Context: an optimization exercise on an open-source flow, tuned for small area. The choices shown serve that exercise and are no tape-out recipe. RTL that was checked went through simulation tests only; none was proved equivalent to the original. The series may have gaps, and a smaller design here may also do less where the tests do not look. Only the layout flow was run in run 9; the RTL was not checked for function there.

Figure 1. Wires at chosen ports, followed through buffers (run 1).
Scale: 2 px per um.
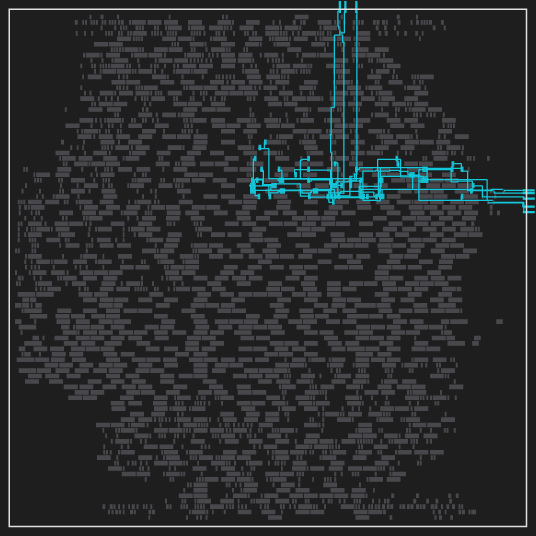
Figure 2. Metal 1 (run 1).
Scale: 1.5 px per um.
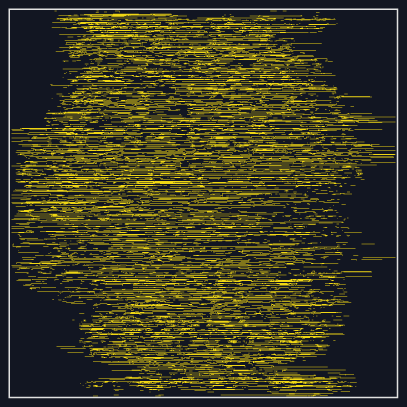
Figure 3. Wiring by layer (run 1).
Scale: 2 px per um. Only two layers are drawn.
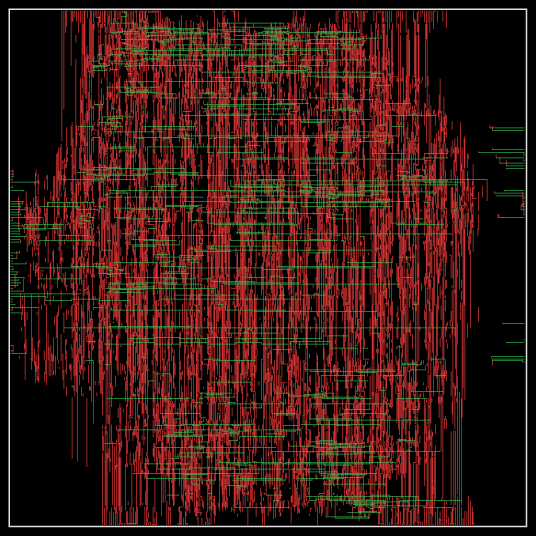
## flow/design.v in outline (module list and top-level ports)
// module b8Xb8_s16: 5186 lines
// module b8Xb8_s16_fa: 4 lines
module b8Xb8_s16(
  input clk,
  input rst_n,
  input [7:0] in1_0,
  input [7:0] in1_1,
  input [7:0] in1_2,
  input [7:0] in1_3,
  input [7:0] in1_4,
  input [7:0] in1_5,
  input [7:0] in1_6,
  input [7:0] in1_7,
  input [7:0] in1_8,
  input [7:0] in1_9,
  input [7:0] in1_10,
  input [7:0] in1_11,
  input [7:0] in1_12,
  input [7:0] in1_13,
  input [7:0] in1_14,
  input [7:0] in1_15,
  input [7:0] in2_0,
  input [7:0] in2_1,
  input [7:0] in2_2,
  input [7:0] in2_3,
  input [7:0] in2_4,
  input [7:0] in2_5,
  input [7:0] in2_6,
  input [7:0] in2_7,
  input [7:0] in2_8,
  input [7:0] in2_9,
  input [7:0] in2_10,
  input [7:0] in2_11,
  input [7:0] in2_12,
  input [7:0] in2_13,
  input [7:0] in2_14,
  input [7:0] in2_15,
  output [11:0] out
  );
  // ...
==> flow/run.sh <==
#!/bin/bash
# synth_recipe.tcl (not shown) runs the flow's synth.tcl, then flattens the netlist and writes it again
# the make line also repeats each setting of config.mk as NAME=value (left out here)
make -C /OpenROAD-flow-scripts/flow DESIGN_CONFIG=/design/flow/config.mk WORK_HOME=/design/flow/orfs CLKGATE_MAP_FILE= SYNTH_SCRIPT=/design/flow/synth_recipe.tcl finish
==> flow/config.mk <==
export PLATFORM = sky130hd
export DESIGN_NAME = b8Xb8_s16
export DESIGN_NICKNAME = b8Xb8_s16
export VERILOG_FILES = /design/flow/design.v
export SDC_FILE = /design/flow/constraint.sdc
export NUM_CORES = 4
export LEC_CHECK = 0
export CAP_MARGIN = 20
export CORE_MARGIN = 2
export CORE_UTILIZATION = 40
export GPL_TIMING_DRIVEN = 0
export SLEW_MARGIN = 20
export SYNTH_HIERARCHICAL = 1
==> flow/constraint.sdc <==
create_clock -name core_clock -period 7.5 [get_ports {clk}]
set_input_delay 1.5000 -clock core_clock [delete_from_list [all_inputs] [get_ports {clk}]]
set_output_delay 1.5000 -clock core_clock [all_outputs]
set_load 0.01 [all_outputs]
==> impl_metrics.yaml, run 1 <==
run_status:
  outcome: "finished clean"
final_layout:
  multi_input_area_um2: 24020
  num-nonclk-buffers: 269
  syn2layout_area_growth_pct: 5.763
  nets: 3626
  instances_no_fill: 3219
  multi_input_gates: 2038
  final_common_cell: "nand2_1"
logic_synthesis:
  synth_fa_ha_area_share_pct: 78.19
  synthSimpleGateAreaFrac_pct: 15.01
  synth_cell_types: 13
  synth-xor-area-share_pct: 0
  synthMuxAreaShare_pct: 0
  synth-seq-cells: 34
  synth_fp_nets: 3607
  ys_top_cells_by_area: "fa_1, nand2_1, clkbuf_1, dfxtp_1, dfrtp_1"
cts:
  clockBufferDepth: 2
  clock_latency_ns: 0.30
  cts_tree: "done"
  cts_hold_buf: 0
  numCtsBuffers: 5
critical_path:
  worst-setup-path-type: "in -> reg"
  worst_setup_path_end_kind: "flop"
  ff2ff_path_depth: 14
  critPathLaunchType: "primary input"
  critPathMaxFanout: 8
  crit_top_cell: "fa_1"
worst_hold_path:
  whs_path_depth: 2
timing:
  hold_viol_final: 0
  setup_viol: 0
  setup_tns_ns: 0
  drv_slew: 0
  finalCritPeriodShare_pct: 98.74
die:
  tap_cells: 855
  die_w_um: 257.8
  rows: 93
  core_area_um2: 64120
  die-height_um: 257.8
  start_util_pct: 40.19
global_routing:
  met2_usage_pct: 55.05
place:
  dp_hpwl_um: 99660
Notes on Figure 1 above:
[`in1_8`] cyan | bits: 8 | direction: input | end cells: 64 | buffers: 8 | wire: 1360 um

Notes on Figure 2 above:
wire length on this layer: 39.7 mm
share of all routed wire: 36%
longest straight run: 101 um
nets with wire on the layer: 3134
main direction: horizontal
Post-Route WL: 110900 um
grt met1 use: 44.56%

Notes on Figure 3 above:
[met2] red | wire length: 52.0 mm
[met3] green | wire length: 10100 um
via count: 18770
Avg WL per Cell: 34.46 um

Figure 4. Routing congestion map (run 1).
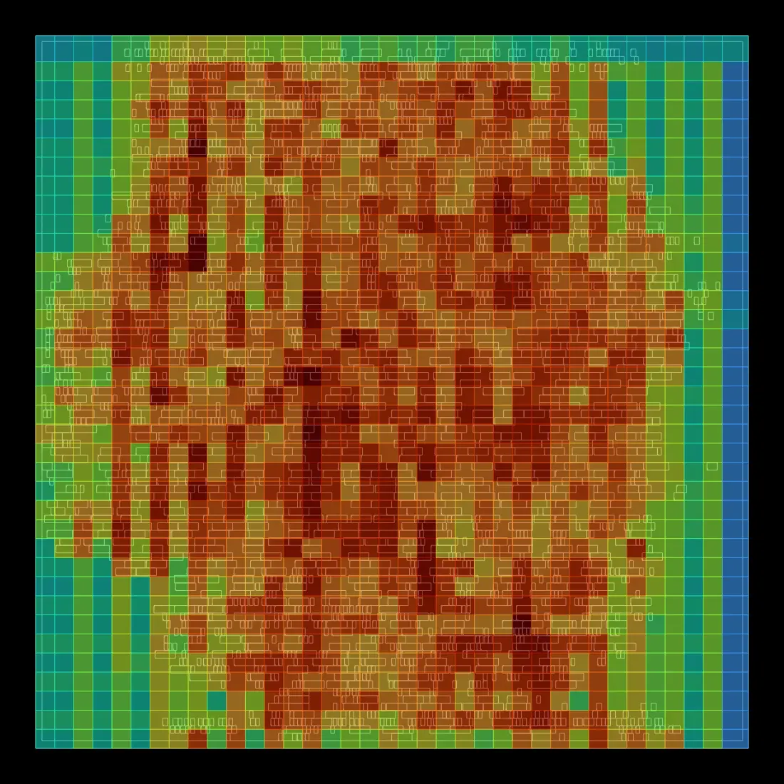

==> run 1 -> run 2 <==
--- a/flow/config.mk
+++ b/flow/config.mk
@@ -8,6 +8,7 @@
 export CAP_MARGIN = 20
 export CORE_MARGIN = 2
 export CORE_UTILIZATION = 40
+export CTS_BUF_LIST = sky130_fd_sc_hd__clkbuf_4
 export GPL_TIMING_DRIVEN = 0
 export SLEW_MARGIN = 20
 export SYNTH_HIERARCHICAL = 1
Figure 5. Routing congestion map (run 2).
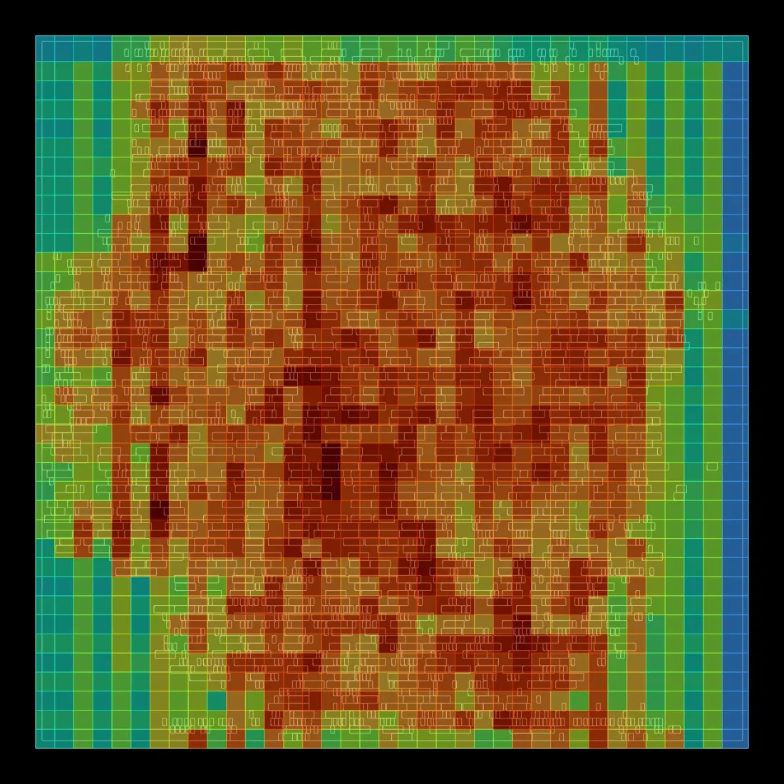
GR Layer Usage met3: 5.742%
met2 Use GR: 54.75%
Final Util: 42.23%
grt met1 use: 44.86%

Figure 6. Wires at chosen ports, followed through buffers (run 2).
Scale: 2 px per um.
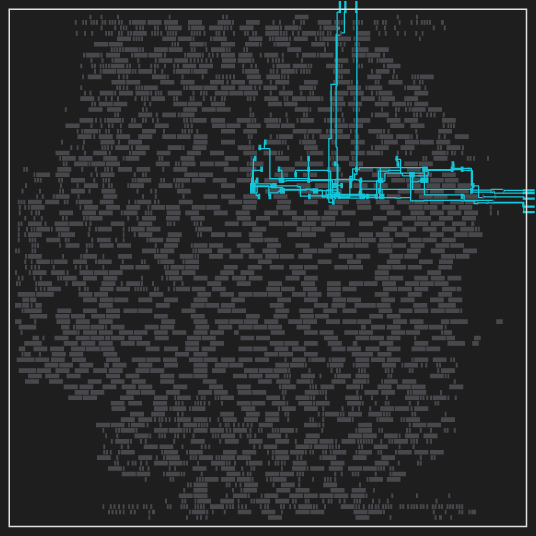
[`in1_8`] cyan | bits: 8 | direction: input | end cells: 64 | buffers: 8 | wire: 1320 um
IO Port Bufs: 12
I/O pin count: 270

==> run 2 against run 1 <==
Effect of this change: wire length hardly changed; critical path depth stayed put; synthesized area stayed put; worst hold slack better by 0.014 ns; sequential share of layout area hardly changed; cell area is 0.66% lower; worst setup slack better by 0.0059 ns; fmax hardly changed; critical path type unchanged.
==> impl_metrics.yaml, run 2 <==
run_status:
  outcome: "finished clean"
critical_path:
  ff2ff_path_depth: 14
  critPathLaunchType: "primary input"
  worst-setup-path-type: "in -> reg"
  critPathMaxFanout: 8
  crit_top_cell: "fa_1"
logic_synthesis:
  synth-seq-cells: 34
  synth_fp_nets: 3607
  synth_cell_types: 13
  synth-xor-area-share_pct: 0
  synthSimpleGateAreaFrac_pct: 15.01
  synthMuxAreaShare_pct: 0
final_layout:
  instances_no_fill: 3220
  num-nonclk-buffers: 269
  syn2layout_area_growth_pct: 5.064
cts:
  numCtsBuffers: 5
  cts_tree: "done"
  clock_latency_ns: 0.40
  clockBufferDepth: 2
place:
  dp_hpwl_um: 99660
die:
  tap_cells: 855
  die-height_um: 257.8
  rows: 93
  die_w_um: 257.8
  core_area_um2: 64120
worst_hold_path:
  whs_path_depth: 2
drt:
  wire_per_inst_um: 34.48
timing:
  drv_slew: 0
  setup_viol: 0
Figure 7. Wire density map (run 2).
Scale: 1.5 px per um. 26 x 26 tiles, from dark purple (low) to yellow (high), scaled to the fullest tile. Values are wire area over tile area, all layers added.
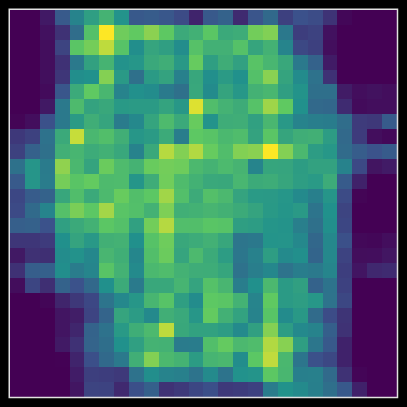

==> run 2 -> run 3 <==
--- a/flow/config.mk
+++ b/flow/config.mk
@@ -8,7 +8,8 @@
 export CAP_MARGIN = 20
 export CORE_MARGIN = 2
 export CORE_UTILIZATION = 40
-export CTS_BUF_LIST = sky130_fd_sc_hd__clkbuf_4
+export CTS_CLUSTER_DIAMETER = 500
+export CTS_CLUSTER_SIZE = 40
 export GPL_TIMING_DRIVEN = 0
 export SLEW_MARGIN = 20
 export SYNTH_HIERARCHICAL = 1
Figure 8. Wire density map (run 3).
Scale: 1.5 px per um. 26 x 26 tiles, from dark purple (low) to yellow (high), scaled to the fullest tile. Values are wire area over tile area, all layers added.
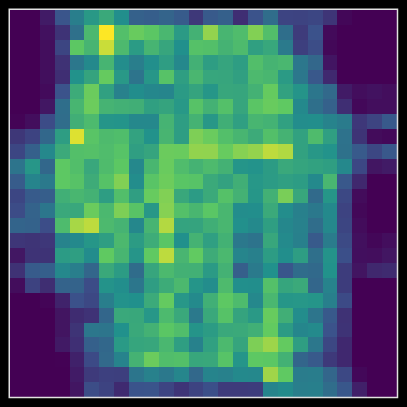
densest ninth of the die: centre
tiles over half the peak: 46%
fullest tile: 0.70
mean over tiles: 0.29
nearly empty tiles: 13%

==> run 3 against run 2 <==
Effect of this change: still clean on timing, DRC and antenna; die area did not move; global-route usage barely moved; worst hold slack got worse by 0.014 ns; critical path depth did not move; first-iteration DRC count rose by 5.8%; synthesized area did not move; sequential share of layout area barely moved; via count barely moved; core utilization rose by 0.28 points.
==> impl_metrics.yaml, run 3 <==
final_layout:
  multi_input_gates: 2038
  nets: 3626
  syn2layout_area_growth_pct: 5.763
  multi_input_area_um2: 24020
  instances_no_fill: 3219
logic_synthesis:
  synth-xor-area-share_pct: 0
  synth_cell_types: 13
  synthSimpleGateAreaFrac_pct: 15.01
  synth_fp_nets: 3607
  ys_top_cells_by_area: "fa_1, nand2_1, clkbuf_1, dfxtp_1, dfrtp_1"
drt:
  num_vias: 18770
  wire_per_inst_um: 34.46
  wirelength_um: 110900
run_status:
  outcome: "finished clean"
cts:
  numCtsBuffers: 5
  cts_tree: "done"
die:
  core_area_um2: 64120
  start_util_pct: 40.19
  pin_count: 270
  die_w_um: 257.8
place:
  dp_hpwl_um: 99660
  io_buffers: 12
global_routing:
  grt_use_met1_pct: 44.56
  gr-usage-met3_pct: 6.203
  met2_usage_pct: 55.05
critical_path:
  crit_top_cell: "fa_1"
  ff2ff_path_depth: 14
timing:
  drv_slew: 0
  finalCritPeriodShare_pct: 98.74
  hold_viol_final: 0
  setup_viol: 0
worst_hold_path:
  whs_path_depth: 2
==> run 3 -> run 4 <==
--- a/flow/config.mk
+++ b/flow/config.mk
@@ -8,8 +8,7 @@
 export CAP_MARGIN = 20
 export CORE_MARGIN = 2
 export CORE_UTILIZATION = 40
-export CTS_CLUSTER_DIAMETER = 500
-export CTS_CLUSTER_SIZE = 40
+export CTS_BUF_LIST = sky130_fd_sc_hd__clkbuf_8
 export GPL_TIMING_DRIVEN = 0
 export SLEW_MARGIN = 20
 export SYNTH_HIERARCHICAL = 1
Figure 9. Wiring by layer (run 4).
Scale: 2 px per um. Only two layers are drawn.
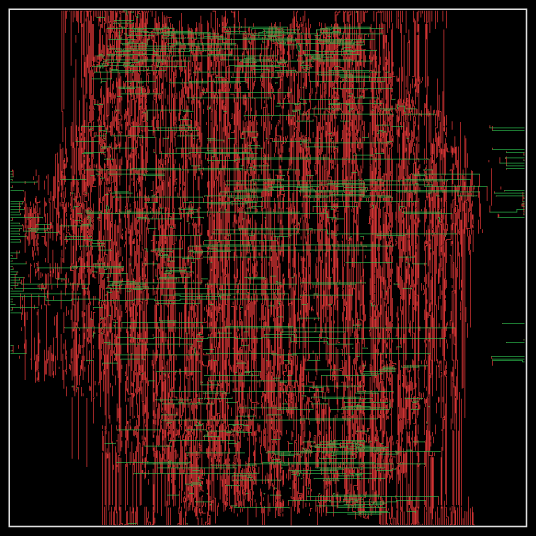
[met2] red | wire length: 52.4 mm
[met3] green | wire length: 9830 um

==> run 4 against run 3 <==
Effect of this change: still clean; first-iteration DRC count up 4.2%; sequential cell count did not move; via count rose by 0.29%; register-to-register slack worse by 0.02 ns; worst hold slack better by 0.0041 ns; critical path type unchanged.
==> impl_metrics.yaml, run 4 <==
logic_synthesis:
  synthMuxAreaShare_pct: 0
  synth-xor-area-share_pct: 0
  synth_cell_types: 13
  synthSimpleGateAreaFrac_pct: 15.01
  synth_fa_ha_area_share_pct: 78.19
  synth-seq-cells: 34
die:
  die-height_um: 257.8
  pin_count: 270
  start_util_pct: 40.19
  tap_cells: 855
  core_area_um2: 64120
critical_path:
  critPathLaunchType: "primary input"
  critPathMaxFanout: 8
  crit_top_cell: "fa_1"
  ff2ff_path_depth: 14
global_routing:
  grt_use_met1_pct: 45.14
  gr-usage-met3_pct: 5.438
  met2_usage_pct: 55.18
final_layout:
  syn2layout_area_growth_pct: 5.394
  num-nonclk-buffers: 269
  nets: 3626
  multi_input_area_um2: 24020
  instances_no_fill: 3219
  multi_input_gates: 2038
run_status:
  outcome: "finished clean"
timing:
  setup_tns_ns: 0
  drv_slew: 0
  finalCritPeriodShare_pct: 98.47
  setup_viol: 0
cts:
  clockBufferDepth: 2
  cts_hold_buf: 0
  numCtsBuffers: 5
place:
  io_buffers: 12
drt:
  num_vias: 18820
Figure 10. Wires at chosen ports, followed through buffers (run 4).
Scale: 2 px per um.
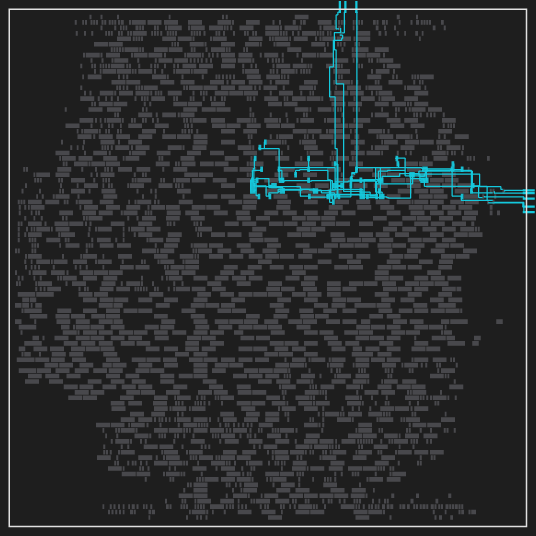
[`in1_8`] cyan | bits: 8 | direction: input | end cells: 64 | buffers: 8 | wire: 1370 um

Figure 11. Routing congestion map (run 4).
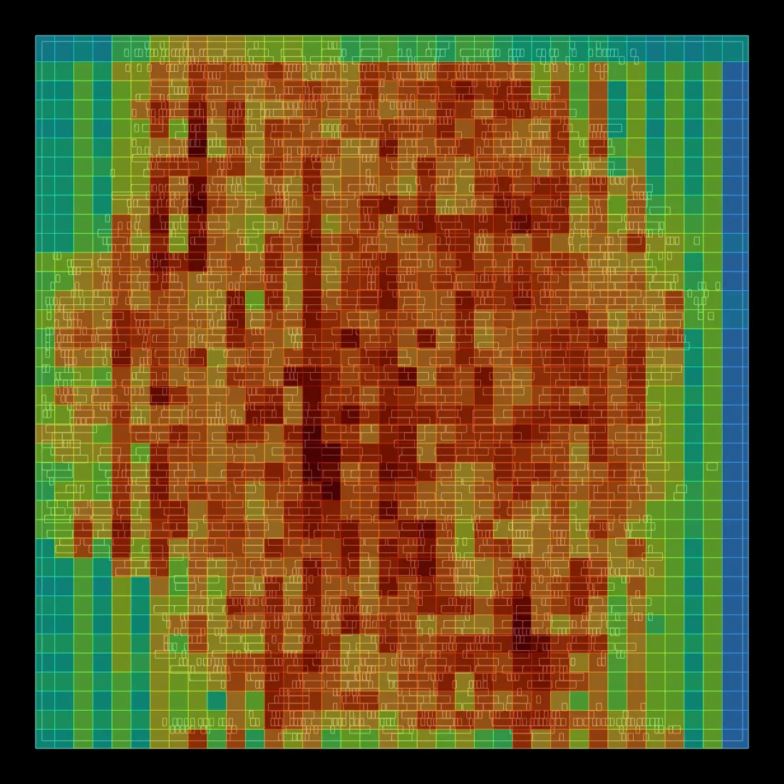

==> run 4 -> run 5 <==
==> flow/flow/run.sh (new file) <==
#!/bin/bash
# The standard layout (standard.sh), with two CTS/port-buffer choices:
# every port still gets its own buffer, but a plain buf_1 rather than the
# clkdlybuf4s50_1 delay cell, and CTS uses clkbuf_8 with no dummy loads.
set -euo pipefail
export BUFFER_PORTS_ARGS="-buffer_cell sky130_fd_sc_hd__buf_1"
export CTS_ARGS="-sink_clustering_enable -repair_clock_nets -dont_use_dummy_load -buf_list sky130_fd_sc_hd__clkbuf_8"
bash standard.sh finish > standard.log 2>&1
==> flow/standard.sh (new file) <==
#!/bin/bash
# synth_recipe.tcl (not shown) runs the flow's synth.tcl, then flattens the netlist and writes it again
# the make line also repeats each setting of config.mk as NAME=value (left out here)
make -C /OpenROAD-flow-scripts/flow DESIGN_CONFIG=/design/flow/config.mk WORK_HOME=/design/flow/orfs CLKGATE_MAP_FILE= SYNTH_SCRIPT=/design/flow/synth_recipe.tcl "${@:-finish}"
--- a/flow/config.mk
+++ b/flow/config.mk
@@ -7,8 +7,7 @@
 export LEC_CHECK = 0
 export CAP_MARGIN = 20
 export CORE_MARGIN = 2
-export CORE_UTILIZATION = 40
-export CTS_BUF_LIST = sky130_fd_sc_hd__clkbuf_8
+export CORE_UTILIZATION = 60
 export GPL_TIMING_DRIVEN = 0
 export SLEW_MARGIN = 20
 export SYNTH_HIERARCHICAL = 1
removed: flow/run.sh
Figure 12. Routing congestion map (run 5).
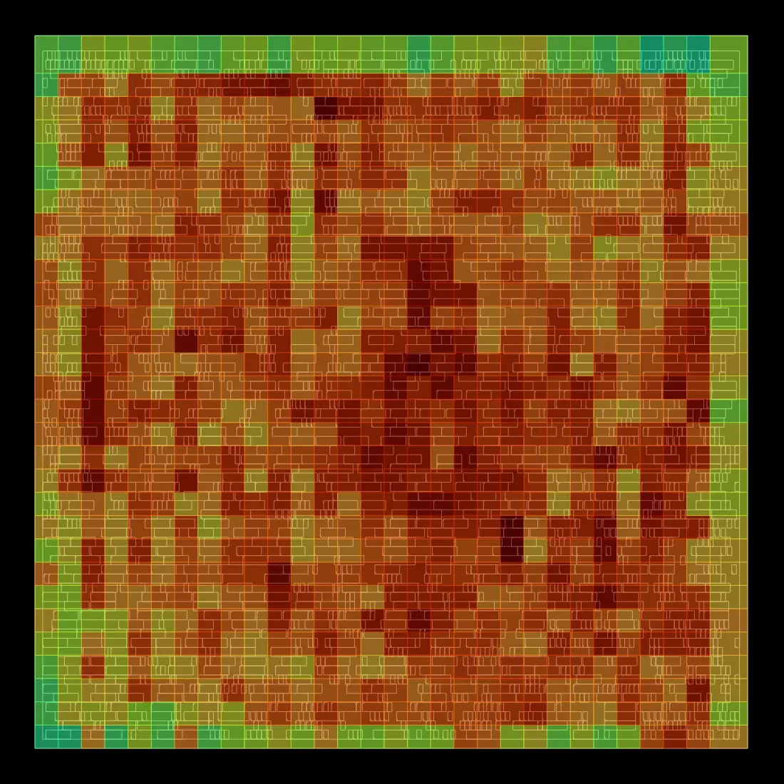
grt met1 use: 68.30%
met2 Use GR: 70.68%
Final Util: 63.07%
All-Layer GR Usage: 48.63%
GR Layer Usage met3: 12.80%

==> run 5 against run 4 <==
Effect of this change: global-route usage increased by 14 points; synthesized cell count unchanged; final cell count decreased by 10%; register-to-register slack improved by 0.13 ns.
==> impl_metrics.yaml, run 5 <==
critical_path:
  crit_top_cell: "fa_1"
  worst_setup_path_end_kind: "flop"
  critPathMaxFanout: 8
  worst-setup-path-type: "in -> reg"
  ff2ff_path_depth: 14
  critPathLaunchType: "primary input"
timing:
  finalCritPeriodShare_pct: 99.33
  drv_slew: 0
  hold_viol_final: 0
  setup_viol: 0
  setup_tns_ns: 0
cts:
  numCtsBuffers: 5
  clock_latency_ns: 0.34
  ctsHtreeMaxLevel: 2
  cts_tree: "done"
logic_synthesis:
  synth_fa_ha_area_share_pct: 78.19
  ys_top_cells_by_area: "fa_1, nand2_1, clkbuf_1, dfxtp_1, dfrtp_1"
  synthMuxAreaShare_pct: 0
  synth-xor-area-share_pct: 0
  synth_fp_nets: 3607
  synth-seq-cells: 34
  synth_cell_types: 13
final_layout:
  syn2layout_area_growth_pct: 3.117
  instances_no_fill: 2898
  multi_input_gates: 2038
  nets: 3626
  final_common_cell: "nand2_1"
  dominant-cell-class: "multi-input gates"
  num-nonclk-buffers: 269
drt:
  wl_met2_um: 45240
  wire_per_inst_um: 35.26
  num_vias: 19040
die:
  start_util_pct: 61.16
  die-area_um2: 44620
  die-height_um: 211.2
  tap_cells: 539
  die_w_um: 211.2
  pin_count: 270
  rows: 75
place:
  dp_hpwl_um: 92050
  io_buffers: 12
run_status:
  outcome: "finished clean"
worst_hold_path:
  whs_path_depth: 2
Figure 13. Wires at chosen ports, followed through buffers (run 5).
Scale: 3 px per um.
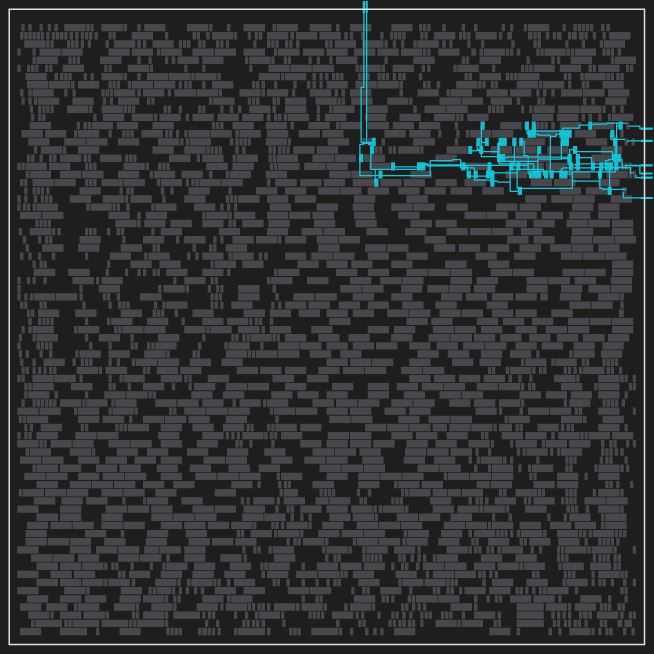
[`in1_8`] cyan | bits: 8 | direction: input | end cells: 64 | buffers: 8 | wire: 800 um

Figure 14. Metal 1 (run 5).
Scale: 2 px per um.
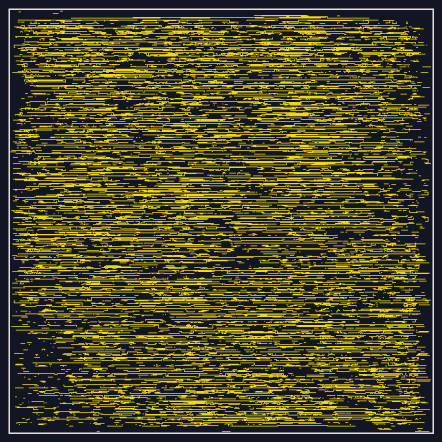

==> run 5 -> run 6 <==
--- a/flow/config.mk
+++ b/flow/config.mk
@@ -9,5 +9,6 @@
 export CORE_MARGIN = 2
 export CORE_UTILIZATION = 60
 export GPL_TIMING_DRIVEN = 0
+export SETUP_SLACK_MARGIN = 0.1
 export SLEW_MARGIN = 20
 export SYNTH_HIERARCHICAL = 1
Figure 15. Metal 1 (run 6).
Scale: 2 px per um.
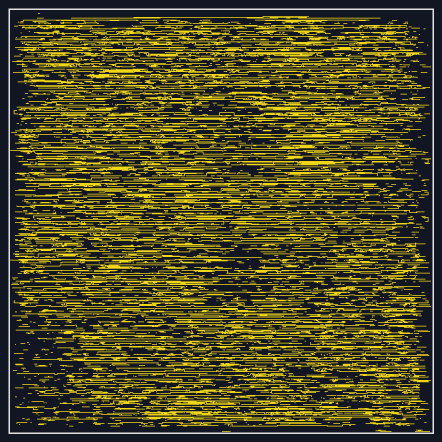
wire length on this layer: 35.6 mm
main direction: horizontal
nets with wire on the layer: 3156
longest straight run: 84.6 um
share of all routed wire: 35%
Post-Route WL: 102300 um
via count: 19040

Figure 16. Wires at chosen ports, followed through buffers (run 6).
Scale: 3 px per um.
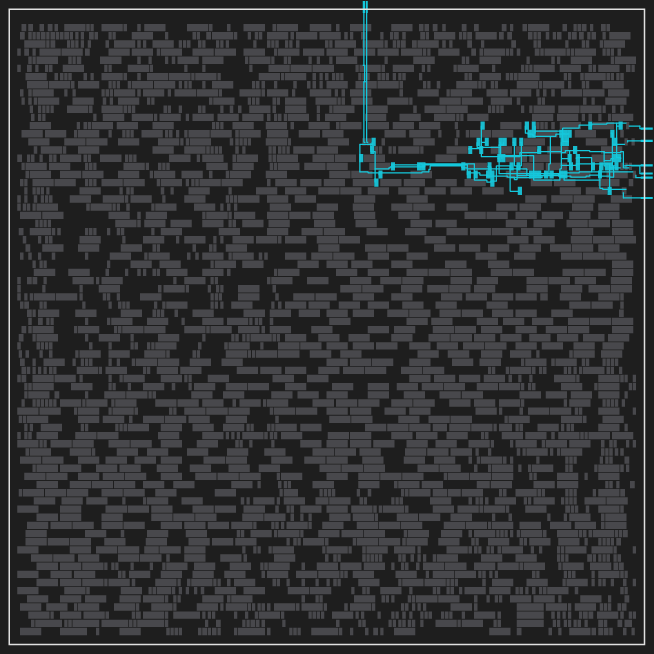
[`in1_8`] cyan | bits: 8 | direction: input | end cells: 64 | buffers: 8 | wire: 800 um

==> run 6 against run 5 <==
Effect of this change: final cell count unchanged; worst setup slack improved by 0.099 ns; die area is the same; via count about the same; count of clock-buffer cells in the layout stayed put; synthesized area is the same; wire length is 0.11% higher; core utilization up 0.22 points; critical path depth unchanged; sequential cell count unchanged; cell area up 0.35%; critical path type unchanged.
==> impl_metrics.yaml, run 6 <==
die:
  die_w_um: 211.2
  rows: 75
  die-area_um2: 44620
  die-height_um: 211.2
final_layout:
  multi_input_area_um2: 24020
  dominant-cell-class: "multi-input gates"
  syn2layout_area_growth_pct: 3.481
  final_common_cell: "nand2_1"
  num-nonclk-buffers: 269
  utilization_pct: 63.29
  instances_no_fill: 2898
  multi_input_gates: 2038
place:
  dp_hpwl_um: 92050
  io_buffers: 12
global_routing:
  grt_use_met1_pct: 68.30
  gr-usage-met3_pct: 12.80
  grt.total_usage_pct: 48.63
cts:
  ctsHtreeMaxLevel: 2
  numCtsBuffers: 5
  cts_hold_buf: 0
  clock_latency_ns: 0.34
  clockBufferDepth: 2
  cts_tree: "done"
run_status:
  outcome: "finished clean"
logic_synthesis:
  synth_fp_nets: 3607
  synthMuxAreaShare_pct: 0
  synth-xor-area-share_pct: 0
  synth_fa_ha_area_share_pct: 78.19
  ys_top_cells_by_area: "fa_1, nand2_1, clkbuf_1, dfxtp_1, dfrtp_1"
critical_path:
  critPathLaunchType: "primary input"
  critPathMaxFanout: 8
  worst_setup_path_end_kind: "flop"
timing:
  hold_viol_final: 0
  drv_slew: 0
  setup_tns_ns: 0
Figure 17. Wire density map (run 6).
Scale: 2 px per um. 21 x 21 tiles, from dark purple (low) to yellow (high), scaled to the fullest tile. Values are wire area over tile area, all layers added.
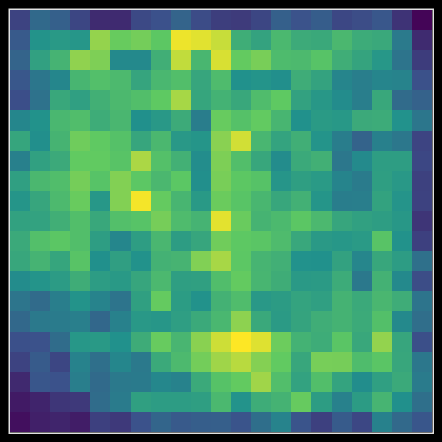

==> run 6 -> run 7 <==
--- a/flow/config.mk
+++ b/flow/config.mk
@@ -7,7 +7,7 @@
 export LEC_CHECK = 0
 export CAP_MARGIN = 20
 export CORE_MARGIN = 2
-export CORE_UTILIZATION = 60
+export CORE_UTILIZATION = 40
 export GPL_TIMING_DRIVEN = 0
 export SETUP_SLACK_MARGIN = 0.1
 export SLEW_MARGIN = 20
Figure 18. Wire density map (run 7).
Scale: 1.5 px per um. 26 x 26 tiles, from dark purple (low) to yellow (high), scaled to the fullest tile. Values are wire area over tile area, all layers added.
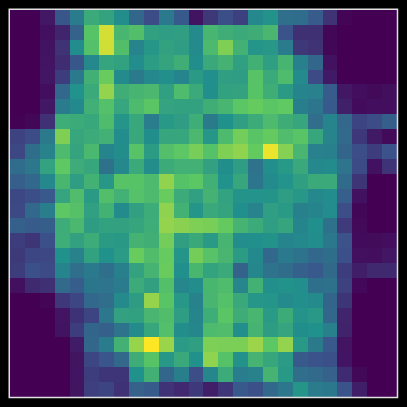
mean over tiles: 0.29
densest ninth of the die: centre
fullest tile: 0.71
tiles over half the peak: 43%
emptiest ninth of the die: south-west
nearly empty tiles: 14%

==> run 7 against run 6 <==
Effect of this change: register-to-register slack got worse by 0.13 ns; clock skew decreased by 0.0072 ns; largest cell class unchanged; synthesized area unchanged; sequential cell count unchanged; sequential share of layout area about the same.
==> impl_metrics.yaml, run 7 <==
run_status:
  outcome: "finished clean"
cts:
  clock_latency_ns: 0.32
  root_buffer: "clkbuf_8"
  numCtsBuffers: 5
  cts_hold_buf: 0
final_layout:
  dominant-cell-class: "multi-input gates"
  num-nonclk-buffers: 269
  nets: 3626
  final_common_cell: "nand2_1"
  instances_no_fill: 3216
  multi_input_area_um2: 24020
  syn2layout_area_growth_pct: 5.088
  utilization_pct: 42.24
  multi_input_gates: 2038
global_routing:
  gr-usage-met3_pct: 6.537
  grt.total_usage_pct: 34.33
logic_synthesis:
  synth_fa_ha_area_share_pct: 78.19
  synth-seq-cells: 34
  synthMuxAreaShare_pct: 0
  synth_fp_nets: 3607
  ys_seq_area_share_pct: 2.855
  ys_top_cells_by_area: "fa_1, nand2_1, clkbuf_1, dfxtp_1, dfrtp_1"
  synth_cells: 2341
  synthSimpleGateAreaFrac_pct: 15.01
  synth_cell_types: 13
  synth-xor-area-share_pct: 0
  ys.flop_type: "dfxtp_1"
critical_path:
  critPathMaxFanout: 8
  crit_top_cell: "fa_1"
  worst_setup_path_end_kind: "flop"
  worst-setup-path-type: "in -> reg"
  crit_buf_inv: 1
  ff2ff_path_depth: 14
  critPathLaunchType: "primary input"
die:
  tap_cells: 855
  rows: 93
  die_w_um: 257.8
  start_util_pct: 40.19
  pin_count: 270
  core_area_um2: 64120
timing:
  drv_slew: 0
  finalCritPeriodShare_pct: 97.89
  setup_tns_ns: 0
  setup_viol: 0
  fmax_mhz: 136.2
  hold_viol_final: 0
drt:
  first_pass_iters: 8
  wire_per_inst_um: 34.50
  remaining_drc_errors: 0
  num_vias: 18710
worst_hold_path:
  whs_path_depth: 2
place:
  dp_hpwl_um: 99850
  io_buffers: 12
Figure 19. Metal 1 (run 7).
Scale: 1.5 px per um.
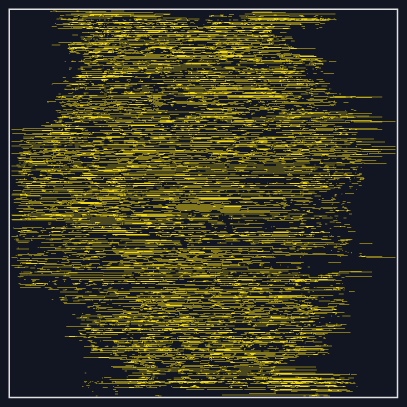
longest straight run: 181 um
share of all routed wire: 36%
grt met1 use: 44.75%
Post-Route WL: 110900 um

Figure 20. Wires at chosen ports, followed through buffers (run 7).
Scale: 2 px per um.
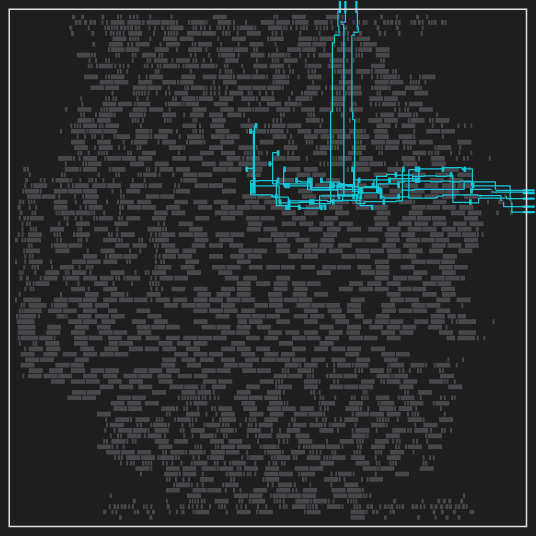

==> run 7 -> run 8 <==
--- a/flow/config.mk
+++ b/flow/config.mk
@@ -7,7 +7,7 @@
 export LEC_CHECK = 0
 export CAP_MARGIN = 20
 export CORE_MARGIN = 2
-export CORE_UTILIZATION = 40
+export CORE_UTILIZATION = 70
 export GPL_TIMING_DRIVEN = 0
 export SETUP_SLACK_MARGIN = 0.1
 export SLEW_MARGIN = 20
Figure 21. Wires at chosen ports, followed through buffers (run 8).
Scale: 3 px per um.
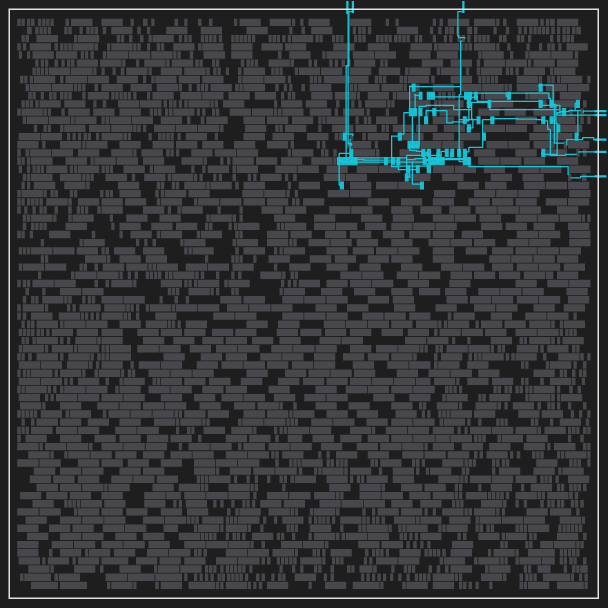
[`in1_8`] cyan | bits: 8 | direction: input | end cells: 64 | buffers: 8 | wire: 868 um

Figure 22. Wiring by layer (run 8).
Scale: 3 px per um. Only two layers are drawn.
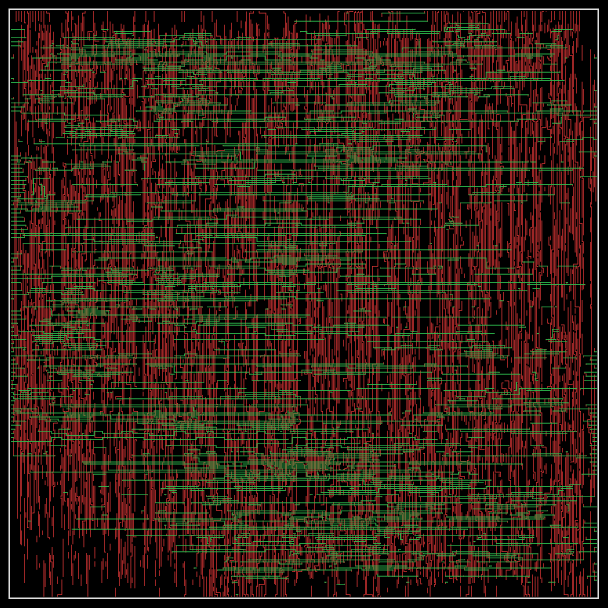
[met3] green | wire length: 16600 um
[met2] red | wire length: 41.1 mm

==> run 8 against run 7 <==
Effect of this change: count of clock-buffer cells in the layout did not move; cell area fell by 2.2%; clock skew fell by 0.0091 ns; fmax rose by 0.16%; non-clock buffer count did not move; critical path depth did not move; still clean on timing, DRC and antenna.
==> impl_metrics.yaml, run 8 <==
logic_synthesis:
  synthSimpleGateAreaFrac_pct: 15.01
  synth_fa_ha_area_share_pct: 78.19
  synthMuxAreaShare_pct: 0
  synth-xor-area-share_pct: 0
  synth_fp_nets: 3607
  ys_seq_area_share_pct: 2.855
  synth-seq-cells: 34
  ys.flop_type: "dfxtp_1"
  ys_top_cells_by_area: "fa_1, nand2_1, clkbuf_1, dfxtp_1, dfrtp_1"
drt:
  first_pass_iters: 8
  wire_per_inst_um: 34.71
  remaining_drc_errors: 0
  wirelength_um: 98100
  num_vias: 19400
timing:
  finalCritPeriodShare_pct: 97.73
  hold_viol_final: 0
  drv_slew: 0
  setup_viol: 0
die:
  tap_cells: 468
  die_w_um: 195.9
  die-area_um2: 38370
  pin_count: 270
  rows: 70
  start_util_pct: 70.73
  core_area_um2: 36430
critical_path:
  worst_setup_path_end_kind: "flop"
  ff2ff_path_depth: 14
  critPathLaunchType: "primary input"
  worst-setup-path-type: "in -> reg"
  crit_top_cell: "fa_1"
  crit_buf_inv: 1
  critPathMaxFanout: 8
cts:
  root_buffer: "clkbuf_8"
  clockBufferDepth: 2
  ctsHtreeMaxLevel: 2
  clock_latency_ns: 0.32
  cts_tree: "done"
  cts_hold_buf: 0
global_routing:
  grt.total_usage_pct: 54.48
  met2_usage_pct: 75.80
  gr-usage-met3_pct: 20.99
  grt_use_met1_pct: 71.63
final_layout:
  nets: 3626
  multi_input_gates: 2038
place:
  io_buffers: 12
worst_hold_path:
  whs_path_depth: 2
run_status:
  outcome: "finished clean"
Figure 23. Routing congestion map (run 8).
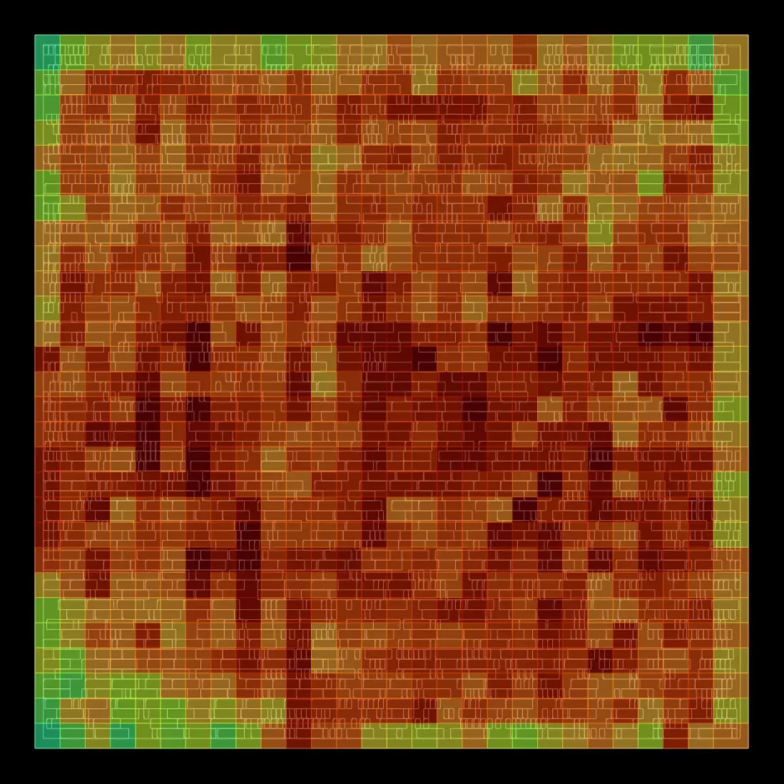

## Run 9: large edit since run 8, in outline
flow/design.v: 5190 -> 6176 lines; modules unchanged: 0
  b8Xb8_s16: edited, 5186 -> 6176 lines
  removed: b8Xb8_s16_fa
==> flow/run.sh (new file) <==
#!/bin/bash
# synth_recipe.tcl (not shown) runs the flow's synth.tcl, then flattens the netlist and writes it again
# the make line also repeats each setting of config.mk as NAME=value (left out here)
make -C /OpenROAD-flow-scripts/flow DESIGN_CONFIG=/design/flow/config.mk WORK_HOME=/design/flow/orfs CLKGATE_MAP_FILE= SYNTH_SCRIPT=/design/flow/synth_recipe.tcl finish
--- a/flow/config.mk
+++ b/flow/config.mk
@@ -8,7 +8,4 @@
 export CAP_MARGIN = 20
 export CORE_MARGIN = 2
-export CORE_UTILIZATION = 70
-export GPL_TIMING_DRIVEN = 0
-export SETUP_SLACK_MARGIN = 0.1
+export CORE_UTILIZATION = 40
 export SLEW_MARGIN = 20
-export SYNTH_HIERARCHICAL = 1
removed: flow/flow/run.sh
removed: flow/standard.sh
Figure 24. Routing congestion map (run 9).
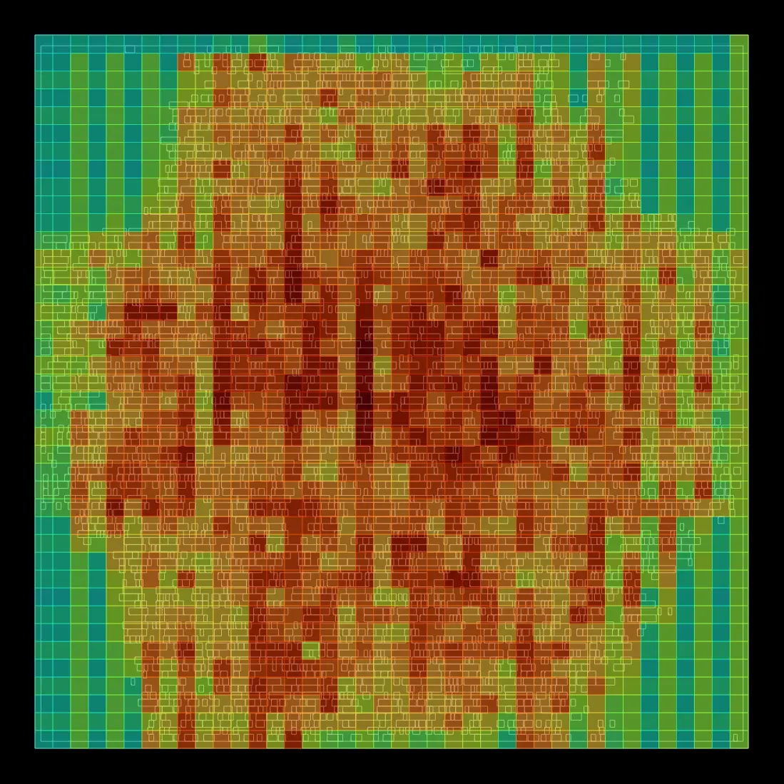
All-Layer GR Usage: 32.10%
GR Layer Usage met3: 6.101%
grt met1 use: 41.68%
met2 Use GR: 52.33%

==> run 9 against run 8 <==
Effect of this change: critical endpoint is now q1_12_0; count of clock-buffer cells in the layout is 1 lower; die area grew 99%; fmax down 10%; core utilization down 23 points; register-to-register slack gained 1.4 ns; sequential cell count fell by 6; clock skew grew 0.0018 ns; worst hold slack worse by 0.096 ns; now fails the layout checks on setup timing; synthesized area up 15%.
==> impl_metrics.yaml, run 9 <==
run_status:
  outcome: "finished with violations"
  failed_checks: "setup timing"
critical_path:
  ff2ff_path_depth: 11
  critPathMaxFanout: 2
  critPathLaunchType: "primary input"
final_layout:
  nets: 4765
  syn2layout_area_growth_pct: 23.27
  instances_no_fill: 4460
  final_common_cell: "fa_1"
  num-nonclk-buffers: 604
logic_synthesis:
  synth_fa_ha_area_share_pct: 67.93
  ys_top_cells_by_area: "fa_1, and2_1, inv_1, nand2_1, dfxtp_1"
  synth_cell_types: 14
  ys.flop_type: "dfxtp_1"
  synthSimpleGateAreaFrac_pct: 19.42
  synth_fp_nets: 4157
timing:
  fin_ws_ns: -0.6859
  drv_slew: 0
  finalCritPeriodShare_pct: 109.1
  hold_viol_final: 0
  setup_viol: 4
cts:
  clock_latency_ns: 0.28
  numCtsBuffers: 3
  cts_tree: "done"
  clockBufferDepth: 2
die:
  tap_cells: 959
  die_w_um: 276.2
  start_util_pct: 40.48
  die-height_um: 276.2
worst_hold_path:
  whs_path_depth: 2
drt:
  wire_per_inst_um: 26.38
  wirelength_um: 117700
  num_vias: 21800
  wl_met2_um: 55750
Figure 25. Metal 1 (run 9).
Scale: 1.5 px per um.
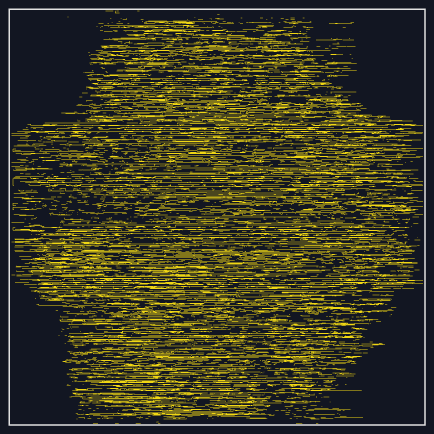
share of all routed wire: 38%
wire length on this layer: 45.2 mm
main direction: horizontal
nets with wire on the layer: 4307
longest straight run: 115 um

## separate check: timing with driven ports
The results above use ideal ports. As a check the final layouts listed here were re-extracted and re-timed, cells and wires unchanged. Step 1 (the two cells are an assumption about what drives the block):
set clk [get_ports {clk}]
set_driving_cell -lib_cell sky130_fd_sc_hd__clkbuf_16 $clk
set_driving_cell -lib_cell sky130_fd_sc_hd__buf_2 [delete_from_list [all_inputs] $clk]
Step 2 adds t to the input delays and takes it off the output delays; t is the mean of the earliest and latest rising clock arrival at the registers after step 1. Input paths then give back, and output paths get back, about the clock's delay inside the block. Slacks: ideal ports / drivers / drivers and shift; pairs: ideal ports / drivers.
run | shift t [ns] | slack for setup (ns) | clock arrival spread, ns | worst data-port slew with drivers (ns) | cell pins on the clock port's net
run 1 | 0.345 | 0.094 / 0.113 / -0.232 | 0.003 / 0.002 | 0.09 | 1
run 2 | 0.441 | 0.100 / 0.102 / -0.338 | 0.009 / 0.009 | 0.09 | 1
run 3 | 0.345 | 0.094 / 0.113 / -0.232 | 0.003 / 0.002 | 0.09 | 1
run 4 | 0.366 | 0.115 / 0.122 / -0.244 | 0.005 / 0.006 | 0.10 | 1
run 5 | 0.365 | 0.050 / 0.066 / -0.299 | 0.028 / 0.028 | 0.10 | 1
run 6 | 0.364 | 0.149 / 0.132 / -0.233 | 0.028 / 0.027 | 0.09 | 1
run 7 | 0.354 | 0.158 / 0.161 / -0.193 | 0.021 / 0.020 | 0.07 | 1
run 8 | 0.355 | 0.170 / 0.179 / -0.176 | 0.012 / 0.012 | 0.08 | 1
run 9 | 0.311 | -0.686 / -0.689 / -1.000 | 0.014 / 0.014 | 0.09 | 1
Met with ideal ports but missed after step 2: setup timing in 8 of these runs. For run 2, which loses most, drivers alone change the setup slack by +0.002 ns; drivers and shift together by -0.438 ns.
